This is an optimization exercise on Yosys and OpenROAD, whose aim is small area, not a production implementation. Function was checked by simulation only, so behaviour that the tests miss may differ from the original. Power and IR drop assume default switching activity.

**design/flow/run.sh**
```bash
#!/bin/bash
# synth_recipe.tcl (not shown) runs the flow's synth.tcl, then flattens the netlist and writes it again
# the make line also repeats each setting of config.mk as NAME=value (left out here)
make -C /OpenROAD-flow-scripts/flow DESIGN_CONFIG=/design/flow/config.mk WORK_HOME=/design/flow/orfs CLKGATE_MAP_FILE= SYNTH_SCRIPT=/design/flow/synth_recipe.tcl finish
```
**design/flow/config.mk**
```make
export PLATFORM = sky130hd
export DESIGN_NAME = bfp_comp
export DESIGN_NICKNAME = bfp_comp
export VERILOG_FILES = /design/flow/design.v
export SDC_FILE = /design/flow/constraint.sdc
export NUM_CORES = 4
export LEC_CHECK = 0
export CAP_MARGIN = 20
export CORE_MARGIN = 2
export CORE_UTILIZATION = 40
export SLEW_MARGIN = 20
```
**design/flow/constraint.sdc**
```tcl
create_clock -name core_clock -period 8.138 [get_ports {clk}]
set_input_delay 1.6276 -clock core_clock [delete_from_list [all_inputs] [get_ports {clk}]]
set_output_delay 1.6276 -clock core_clock [all_outputs]
set_load 0.01 [all_outputs]
```
**design/flow/design.v**
```verilog
`timescale 1 ns / 1 ps
`default_nettype none
package bfp_pkg;
  function automatic logic [63:0] byte_reverse(input logic [63:0] din);
    for (int i = 0; i < 8; i++) begin
      byte_reverse[63-8*i-:8] = din[8*i+7-:8];
    end
  endfunction
endpackage
`timescale 1 ns / 1 ps
`default_nettype none
module fifo_srl #(
    parameter int ADDR_WIDTH = 4,
    parameter int DATA_WIDTH = 8
) (
    input logic clk,
    input logic rst,
    input logic  [DATA_WIDTH-1:0] din,
    input logic wr_en,
    output logic full,
    output logic [DATA_WIDTH-1:0] dout,
    output logic empty,
    input logic                   rd_en
);
  localparam int Depth = 2 ** ADDR_WIDTH;
  logic [DATA_WIDTH-1:0] srl   [Depth];
  logic [ADDR_WIDTH-1:0] addr;
  logic                  valid;
  assign full = &addr;
  always_ff @(posedge clk) begin
    if (wr_en && !full) begin
      srl[0] <= din;
      for (int i = 1; i < 16; i++) begin
        srl[i] <= srl[i-1];
      end
    end
  end
  assign dout = srl[addr];
  always_ff @(posedge clk) begin
    if (rst) begin
      addr <= '0;
    end else if (wr_en && ~rd_en && ~&addr && valid) begin
      addr <= addr + 1;
    end else if (rd_en && (&addr || (~wr_en && |addr))) begin
      addr <= addr - 1;
    end
  end
  always_ff @(posedge clk) begin
    if (rst) begin
      valid <= 1'b0;
    end else if (addr == '0 && wr_en) begin
      valid <= 1'b1;
    end else if (addr == '0 && ~wr_en && rd_en) begin
      valid <= 1'b0;
    end
  end
  assign empty = ~valid;
endmodule
`default_nettype wire
`timescale 1 ns / 1 ps
`default_nettype none
module bfp_comp_exp (
    input logic clk,
    input logic rst,
    input logic  [63:0] din_data,
    input logic din_valid,
    input logic din_sync,
    input logic din_last,
    output logic [63:0] dout_data,
    output logic [ 2:0] dout_state,
    output logic dout_valid,
    output logic dout_sync,
    output logic dout_last,
    input logic  [ 3:0] ud_iq_width
);
  function automatic logic [15:0] get_max2(input logic [15:0] din0, input logic [15:0] din1);
    logic [15:0] d0;
    logic [15:0] d1;
    d0 = din0[15] ? ~din0 : din0;
    d1 = din1[15] ? ~din1 : din1;
    get_max2 = d0 > d1 ? d0 : d1;
  endfunction
  function automatic logic [15:0] get_max4(input logic [15:0] din0, input logic [15:0] din1,
                                           input logic [15:0] din2, input logic [15:0] din3);
    logic [15:0] d0;
    logic [15:0] d1;
    d0 = get_max2(din0, din1);
    d1 = get_max2(din2, din3);
    get_max4 = d0 > d1 ? d0 : d1;
  endfunction
  function automatic logic [3:0] get_msb(input logic [15:0] din);
    get_msb = 0;
    for (int i = 1; i < 16; i++) begin
      if (din[i] ^ din[i-1]) get_msb = i;
    end
  endfunction
  function automatic logic [3:0] get_shift(input logic [3:0] msb, input logic [3:0] width);
    get_shift = width == 0 ? 0 : 15 - msb;
    get_shift = get_shift < 16 - width ? get_shift : 16 - width;
  endfunction
  function automatic logic [3:0] get_exp(input logic [3:0] msb, input logic [3:0] width);
    logic [4:0] temp;
    if (width == '0) begin
      temp = '0;
    end else begin
      temp = {1'b0, msb} - width + 1;
    end
    get_exp = temp[4] ? 0 : temp[3:0];
  endfunction
  function automatic logic [15:0] get_mask(input logic [3:0] w);
    logic [15:0] mask;
    case (w)
      0: mask = 16'h0000;
      1: mask = 16'h7FFF;
      2: mask = 16'h3FFF;
      3: mask = 16'h1FFF;
      4: mask = 16'h0FFF;
      5: mask = 16'h07FF;
      6: mask = 16'h03FF;
      7: mask = 16'h01FF;
      8: mask = 16'h00FF;
      9: mask = 16'h007F;
      10: mask = 16'h003F;
      11: mask = 16'h001F;
      12: mask = 16'h000F;
      13: mask = 16'h0007;
      14: mask = 16'h0003;
      default: mask = 16'h0001;
    endcase
    get_mask = mask;
  endfunction
  logic [15:0] data0  [4];
  logic [ 2:0] state0;
  generate
    for (genvar i = 0; i < 4; i++) begin : g_data0
      assign data0[i] = din_data[63-i*16-:16];
    end
  endgenerate
  always_ff @(posedge clk) begin
    if (rst || (din_valid && din_last)) begin
      state0 <= '0;
    end else if (din_valid) begin
      state0 <= state0 == 5 ? 0 : state0 + 1;
    end
  end
  logic [15:0] max1;
  logic [ 2:0] state1;
  logic        valid1;
  logic        last1;
  always_ff @(posedge clk) begin
    max1 <= get_max4(data0[0], data0[1], data0[2], data0[3]);
  end
  always_ff @(posedge clk) begin
    state1 <= state0;
    valid1 <= din_valid;
    last1  <= din_last;
  end
  logic [15:0] max2;
  logic [ 2:0] state2;
  logic [ 3:0] shift2;
  logic [ 3:0] exp2;
  logic        valid2;
  logic        last2;
  always_ff @(posedge clk) begin
    if (valid1) begin
      if (state1 == 0) begin
        max2 <= max1;
      end else begin
        max2 <= get_max2(max1, max2);
      end
    end
  end
  assign shift2 = get_shift(get_msb(max2), ud_iq_width);
  assign exp2   = get_exp(get_msb(max2), ud_iq_width);
  always_ff @(posedge clk) begin
    state2 <= state1;
    valid2 <= valid1;
    last2  <= last1;
  end
  logic [64:0] fifo3;
  logic [15:0] mask3;
  logic [15:0] data3  [4];
  logic [ 3:0] shift3;
  logic [ 3:0] exp3;
  logic [ 2:0] state3;
  logic        empty3;
  logic        valid3;
  logic        sync3;
  logic        last3;
  always_ff @(posedge clk) begin
    mask3 <= get_mask(ud_iq_width) >> 1;
  end
  generate
    for (genvar i = 0; i < 4; i++) begin : g_data3
      assign data3[i] = fifo3[63-i*16-:16];
    end
  endgenerate
  always_ff @(posedge clk) begin
    if (rst || (valid3 && last3)) begin
      state3 <= '0;
    end else if (~empty3 || valid3) begin
      state3 <= state3 == 5 ? 0 : state3 + 1;
    end
  end
  assign valid3 = ~empty3 || state3 > 0;
  always_ff @(posedge clk) begin
    if (rst) begin
      sync3 <= 1'b0;
    end else if (valid3 && last3) begin
      sync3 <= 1'b0;
    end else if (valid3) begin
      sync3 <= 1'b1;
    end
  end
  assign last3 = fifo3[64];
  logic [15:0] mask4;
  logic [15:0] data4  [4];
  logic [ 3:0] exp4;
  logic [ 2:0] state4;
  logic        valid4;
  logic        sync4;
  logic        last4;
  always_ff @(posedge clk) begin
    mask4 <= ~get_mask(ud_iq_width);
  end
  generate
    for (genvar i = 0; i < 4; i++) begin : g_data4
      always_ff @(posedge clk) begin
        data4[i] <= (data3[i] << shift3) | mask3;
      end
    end
  endgenerate
  always_ff @(posedge clk) begin
    exp4   <= exp3;
    state4 <= state3;
    valid4 <= valid3;
    sync4  <= sync3;
    last4  <= last3;
  end
  logic [63:0] data5_or;
  logic [63:0] data5_shift[4];
  logic [15:0] data5      [4];
  logic [ 6:0] shift5     [4];
  logic [ 3:0] exp5;
  logic [ 2:0] state5;
  logic        valid5;
  logic        sync5;
  logic        last5;
  generate
    for (genvar i = 0; i < 4; i++) begin : g_data5
      always_ff @(posedge clk) begin
        if (data4[i] == 16'h7FFF) begin
          data5[i] <= data4[i] & mask4;
        end else begin
          data5[i] <= (data4[i] + 1) & mask4;
        end
      end
      always_comb begin
        data5_shift[i] = {data5[i], 48'b0} >> shift5[i];
      end
    end
  endgenerate
  always_comb begin
    if (state5 == 0) begin
      data5_or = {4'b0, exp5, 56'b0};
    end else begin
      data5_or = 64'b0;
    end
    for (int i = 0; i < 4; i++) begin
      data5_or = data5_or | data5_shift[i];
    end
  end
  generate
    for (genvar i = 0; i < 4; i++) begin : g_shift5
      always_ff @(posedge clk) begin
        if (state4 == 0) begin
          shift5[i] <= i * ud_iq_width + 8;
        end else begin
          shift5[i] <= i * ud_iq_width;
        end
      end
    end
  endgenerate
  always_ff @(posedge clk) begin
    exp5   <= exp4;
    state5 <= state4;
    valid5 <= valid4;
    sync5  <= sync4;
    last5  <= last4;
  end
  always_ff @(posedge clk) begin
    dout_data  <= data5_or;
    dout_state <= state5;
    dout_sync  <= sync5;
    dout_valid <= valid5;
    dout_last  <= last5;
  end
  logic [7:0] exp_fifo_din;
  logic       exp_fifo_wr;
  logic [7:0] exp_fifo_dout;
  logic       exp_fifo_rd;
  assign exp_fifo_din = {shift2, exp2};
  assign exp_fifo_wr  = valid2 && (state2 == 5 || last2);
  assign exp_fifo_rd  = (state3 == 0);
  assign {shift3, exp3} = exp_fifo_dout;
  fifo_srl #(
      .DATA_WIDTH(8)
  ) i_exp_fifo (
      .clk  (clk),
      .rst  (rst),
      .din  (exp_fifo_din),
      .wr_en(exp_fifo_wr),
      .full (   ),
      .dout (exp_fifo_dout),
      .empty(empty3),
      .rd_en(exp_fifo_rd)
  );
  fifo_srl #(
      .DATA_WIDTH(65)
  ) i_data_fifo (
      .clk  (clk),
      .rst  (rst),
      .din  ({din_last, din_data}),
      .wr_en(din_valid),
      .full (   ),
      .dout (fifo3),
      .empty(   ),
      .rd_en(valid3)
  );
endmodule
`default_nettype wire
`timescale 1 ns / 1 ps
`default_nettype none
module bfp_comp_gearbox (
    input logic clk,
    input logic rst,
    input logic  [63:0] din_data,
    input logic  [ 2:0] din_state,
    input logic din_valid,
    input logic din_sync,
    input logic din_last,
    output logic [63:0] m_axis_tdata,
    output logic [ 7:0] m_axis_tkeep,
    output logic m_axis_tvalid,
    output logic m_axis_tlast,
    input logic [3:0] ud_iq_width
);
  logic [63:0] data_shift;
  logic [63:0] data_shift_f;
  logic [63:0] tdata;
  logic [63:0] tdata_f;
  logic [ 4:0] cnt;
  logic [ 4:0] cnt_next;
  logic [ 5:0] shift;
  logic        last_extend;
  assign {data_shift, data_shift_f} = {din_data, 64'b0} >> shift;
  always_ff @(posedge clk) begin
    if (rst) begin
      cnt <= '0;
    end else if (din_valid && din_last && cnt_next > 16) begin
      cnt <= cnt_next;
    end else if (din_valid && din_last) begin
      cnt <= '0;
    end else if (din_valid) begin
      cnt <= cnt_next;
    end else if (last_extend) begin
      cnt <= '0;
    end
  end
  always_comb begin
    if (din_state == 0) begin
      cnt_next = (cnt & 5'h0F) + 2 + ud_iq_width;
    end else begin
      cnt_next = (cnt & 5'h0F) + ud_iq_width;
    end
  end
  assign shift = {cnt[3:0], 2'b0};
  always_ff @(posedge clk) begin
    last_extend <= din_valid && din_last && (cnt_next > 16);
  end
  always_ff @(posedge clk) begin
    if (last_extend) begin
        tdata <= tdata_f | data_shift;
    end else if (din_valid) begin
      if (~din_sync) begin
        tdata <= data_shift;
      end else if (cnt[4]) begin
        tdata <= tdata_f | data_shift;
      end else begin
        tdata <= tdata | data_shift;
      end
    end
  end
  always_ff @(posedge clk) begin
    if (din_valid) begin
      tdata_f <= data_shift_f;
    end
  end
  assign m_axis_tdata  = bfp_pkg::byte_reverse(tdata);
  always_ff @(posedge clk) begin
    if (din_valid && din_last) begin
      m_axis_tvalid <= 1'b1;
    end else if (last_extend) begin
      m_axis_tvalid <= 1'b1;
    end else if (din_valid && cnt_next >= 16) begin
      m_axis_tvalid <= 1'b1;
    end else begin
      m_axis_tvalid <= 1'b0;
    end
  end
  always_ff @(posedge clk) begin
    if (din_valid && din_last && cnt_next <= 16) begin
      m_axis_tlast <= 1'b1;
    end else if (last_extend) begin
      m_axis_tlast <= 1'b1;
    end else if (din_valid) begin
      m_axis_tlast <= 1'b0;
    end
  end
  always_ff @(posedge clk) begin
    if (din_valid && din_last && cnt_next < 16) begin
      m_axis_tkeep <= 8'hFF >> (8 - shift / 8);
    end else if (last_extend) begin
      m_axis_tkeep <= 8'hFF >> (8 - shift / 8);
    end else if (din_valid) begin
      m_axis_tkeep <= 8'hFF;
    end
  end
endmodule
`default_nettype wire
`timescale 1 ns / 1 ps
`default_nettype none
module bfp_comp (
    input logic clk,
    input logic rst,
    input logic  [63:0] s_axis_tdata,
    input logic  [ 7:0] s_axis_tkeep,
    input logic s_axis_tvalid,
    input logic s_axis_tlast,
    input logic  [31:0] s_axis_tuser,
    output logic [63:0] m_axis_tdata,
    output logic [ 7:0] m_axis_tkeep,
    output logic m_axis_tvalid,
    output logic m_axis_tlast,
    output logic [31:0] m_axis_tuser,
    input logic  [ 3:0] ctrl_ud_comp_meth,
    input logic  [ 3:0] ctrl_ud_iq_width
);
  logic [63:0] s_axis_tdata_reversed;
  logic [63:0] data0;
  logic        valid0;
  logic        last0;
  logic [31:0] user0;
  logic        sync0;
  logic [ 3:0] ud_iq_width;
  logic [63:0] d0_data;
  logic [ 2:0] d0_state;
  logic        d0_valid;
  logic        d0_sync;
  logic        d0_last;
  logic [31:0] fifo_din;
  logic        fifo_wr;
  logic [31:0] fifo_dout;
  logic        fifo_rd;
  assign s_axis_tdata_reversed = bfp_pkg::byte_reverse(s_axis_tdata);
  always_ff @(posedge clk) begin
    data0  <= s_axis_tdata_reversed;
    valid0 <= s_axis_tvalid;
    last0  <= s_axis_tlast;
    user0  <= s_axis_tuser;
  end
  always_ff @(posedge clk) begin
    if (rst || (valid0 && last0)) begin
      sync0 <= 1'b0;
    end else if (valid0) begin
      sync0 <= 1'b1;
    end
  end
  assign fifo_din = user0;
  assign fifo_wr  = valid0 && ~sync0;
  assign fifo_rd  = d0_valid & ~d0_sync;
  always_ff @(posedge clk) begin
    if (fifo_rd) begin
      m_axis_tuser <= fifo_dout;
    end
  end
  always_ff @(posedge clk) begin
    if (ctrl_ud_comp_meth == 1) begin
      ud_iq_width <= ctrl_ud_iq_width;
    end else begin
      ud_iq_width <= '0;
    end
  end
  bfp_comp_exp i_exp (
      .clk        (clk),
      .rst        (rst),
      .din_data   (data0),
      .din_valid  (valid0),
      .din_sync   (sync0),
      .din_last   (last0),
      .dout_data  (d0_data),
      .dout_state (d0_state),
      .dout_valid (d0_valid),
      .dout_sync  (d0_sync),
      .dout_last  (d0_last),
      .ud_iq_width(ud_iq_width)
  );
  bfp_comp_gearbox i_gearbox (
      .clk          (clk),
      .rst          (rst),
      .din_data     (d0_data),
      .din_state    (d0_state),
      .din_valid    (d0_valid),
      .din_sync     (d0_sync),
      .din_last     (d0_last),
      .m_axis_tdata (m_axis_tdata),
      .m_axis_tkeep (m_axis_tkeep),
      .m_axis_tvalid(m_axis_tvalid),
      .m_axis_tlast (m_axis_tlast),
      .ud_iq_width  (ud_iq_width)
  );
  fifo_srl #(
      .DATA_WIDTH(32)
  ) i_user_fifo (
      .clk  (clk),
      .rst  (rst),
      .din  (fifo_din),
      .wr_en(fifo_wr),
      .full (   ),
      .dout (fifo_dout),
      .empty(   ),
      .rd_en(fifo_rd)
  );
endmodule
`default_nettype wire
```
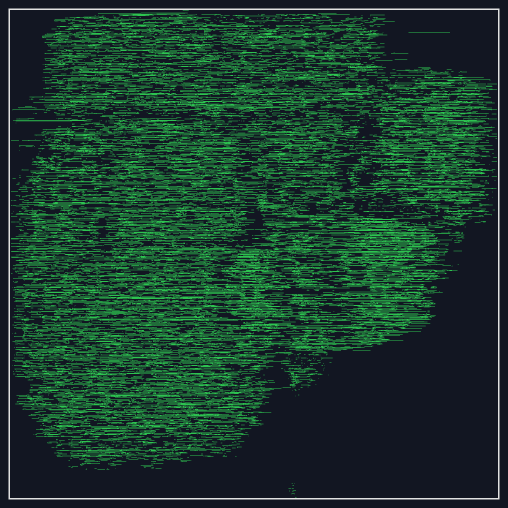
**Above:** the metal 1 layer.
Scale: 1 px per um.
The layer carries 115 mm of wire. 6660 nets have wire on it. The longest straight run is 129 um. The wires run mostly horizontal.
Post-Route WL: 271000 um
vias post-DR: 59500
met1 usage: 31.5%

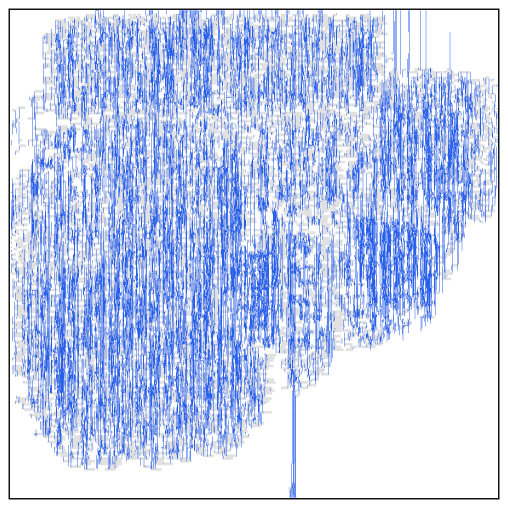
**Above:** M2 wires.
Scale: 1 px per um.
The wires run mostly vertical. 5964 nets have wire on it. The layer carries 124 mm of wire.
met2 Use GR: 34.4%

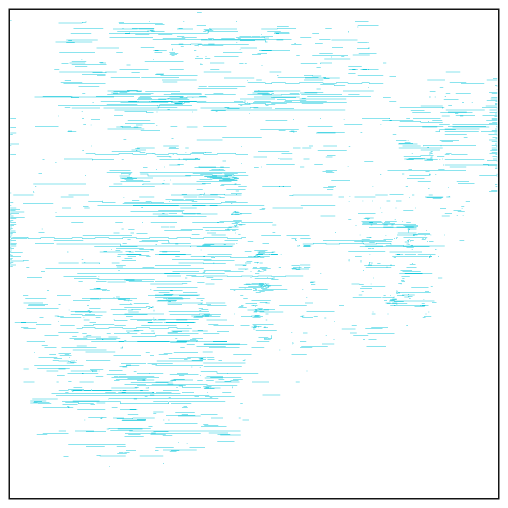
**Above:** metal 3.
Scale: 1 px per um.
The layer carries 22.9 mm of wire. The longest straight run is 158 um. 838 nets have wire on it. The layer holds 8.5% of the routed length.
met3 usage: 3.76%

==> impl_metrics.toml <==
[cells_and_area]
nets = 6947
layoutNonFillerInstCount = 10100

[floorplan]
ios = 222
die_h_um = 488
placementRows = 177
core_area_um2 = 233000
start_util_pct = 40.2

[drt]
drc = 0
vias_per_cell = 5.92
drt_pre_antenna_iters = 9

[clock_network]
cts_hold_buf = 0
cts_setup_buffers = 0

[sta]
finalMaxSlewViolations = 0
setup_viol = 0
finalSetupTns_ns = 0
clock_skew_ns = 0.0661
rsz0062_at_grt = "false"

[worst_setup_path]
rr_endpoint = "i_exp.max1[10]"
max_stage_delay_ns = 0.97
start_kind = "register"
crit_family = "compound AO/OA/AOI/OAI gates"
required_ns = 8.87
r2r_start = "data0[63]"
reg2reg_depth = 20
crit_end = "i_exp.max1[10]"
worstPathArrival_ns = 6.68

[outcome]
outcome = "complete, no violations"

[grt]
grt_pass1_vias = 57700
grt_pass1_wl_um = 395000

[synth]
syn-cell-area_um2 = 93700
syn_avg_cell_area_um2 = 14.3
ys_warn_count = 15
async_flop_share_pct = 0
synth-seq-area-share_pct = 68.9
synthFlopType = "edfxtp_1"
synth_edf_count = 1859

[place]
gp_congestion = 0.922
portBuffers = 213

[pwr]
power_density_nw_per_um2 = 315

[worst_hold_path]
hold_path_class = "reg -> reg"
==> per-layer routing <==
metal	part of all wire, %	vias up	GRT usage (%)
met5	0	-	0
met4	3.6	0	7.84
met3	8.5	495	3.76
met2	46	3034	34.4
met1	42	29900	31.5
li1	-	26100	-
==> state kept, by name, indices dropped and copies added (netlist names), 32 cells and up, named ones only <==
name                   cells
user0                     32
data0                     64
i_exp.i_exp_fifo.srl     128
m_axis_tuser              32
i_exp.dout_data           64
i_gearbox.tdata           64
i_user_fifo.srl          512
i_exp.i_data_fifo.srl   1040
i_exp.data4               64
i_exp.data5               64
i_gearbox.tdata_f         60
==> worst min-delay path by stage <==
stage	depth (start not counted)	end	slack [ns]	from
after floorplan	0	i_exp.dout_last	0.31	i_exp.last5
after global routing	0	i_exp.exp5[0]	0.33	i_exp.exp4[0]
after CTS	0	i_exp.last5	0.33	i_exp.last4
after global placement	0	i_exp.last5	0.31	i_exp.last4
final	0	i_exp.dout_sync	0.33	i_exp.sync5
after detailed placement	0	i_exp.last5	0.31	i_exp.last4
==> cell families (layout without fill, tap and decap cells) <==
family          after synthesis  after routing  synth area share (%)
compound gates             1699           1699                  13.4
xor+xnor                    122            122                  1.14
fa+ha+maj                   120            120                  1.64
buf+inv                     583            940                  2.87
flops                      2294           2294                  68.9
mux                         460            460                  5.60
other cells                   0              8                     0
simple gates               1275           1275                  6.46
==> Yosys cell counts, types with 41 or more instances <==
library cell	instances
inv_1	148
a22o_1	143
nor3_1	56
o21ai_0	189
a31oi_1	45
nand4_1	44
ha_1	113
mux2i_1	337
dfxtp_1	435
mux2_2	77
edfxtp_1	1859
a22oi_1	319
clkbuf_1	186
xor2_1	64
a221oi_1	142
and3_1	53
nand3_1	109
mux4_2	41
xnor2_1	58
o221ai_1	49
a21o_1	44
a222oi_1	89
nor2_1	327
and2_1	69
a21oi_1	261
o22ai_1	63
nor2b_1	45
nand2_1	440
buf_2	136
==> report_power, final <==
| group | switching (uW) | internal, uW | leakage [uW] |
|---|---|---|---|
| registers | 964 | 14300 | 0.0216 |
| logic | 5090 | 2820 | 0.0118 |
| clock network | 4590 | 5880 | 0.00364 |
==> stage by stage <==
stage	setup slack (ns)	cell area (um^2)	total power (uW)	utilization, %
after floorplan	-10.05	93700	20300	-
after global placement	2.22	99000	23100	42.5
after detailed placement	2.18	99000	23200	42.5
after CTS	2.17	107000	33700	45.8
after global routing	1.60	107000	35000	45.8
final	2.20	107000	33600	45.8
==> final cells by class <==
class                      count  area (um^2)
tap                         3132         3920
fill                       20400       126000
antenna                        8         20.0
timing repair buffer         356         3380
inverter                     159          597
clock inverter               101         1090
clock buffer                 324         6430
sequential                  2294        64600
multi-input combinational   3676        26600

==> port drivers added, routing unchanged <==
In the flow no input, the clock included, has a driving cell. The finished layout below was timed again as built, in two steps. Step 1 (the two cells are an assumption about what drives the block):
set clk [get_ports {clk}]
set_driving_cell -lib_cell sky130_fd_sc_hd__clkbuf_16 $clk
set_driving_cell -lib_cell sky130_fd_sc_hd__buf_2 [delete_from_list [all_inputs] $clk]
Step 2 times the ports against the registers' clock, not the clock port: input delays grow and output delays shrink by t, the midpoint of the rising clock arrivals with the driver on. Three values: ideal ports, drivers, drivers and shift; two values: the first two.
t (ns): 0.947
setup slack, ns: 2.199 / 2.199 / 2.199
clock arrival spread, ns: 0.068 / 0.067
After both steps setup and hold are still met in this run. The setup slack of this run moves by 0.000 ns with the drivers and by 0.000 ns with both steps.
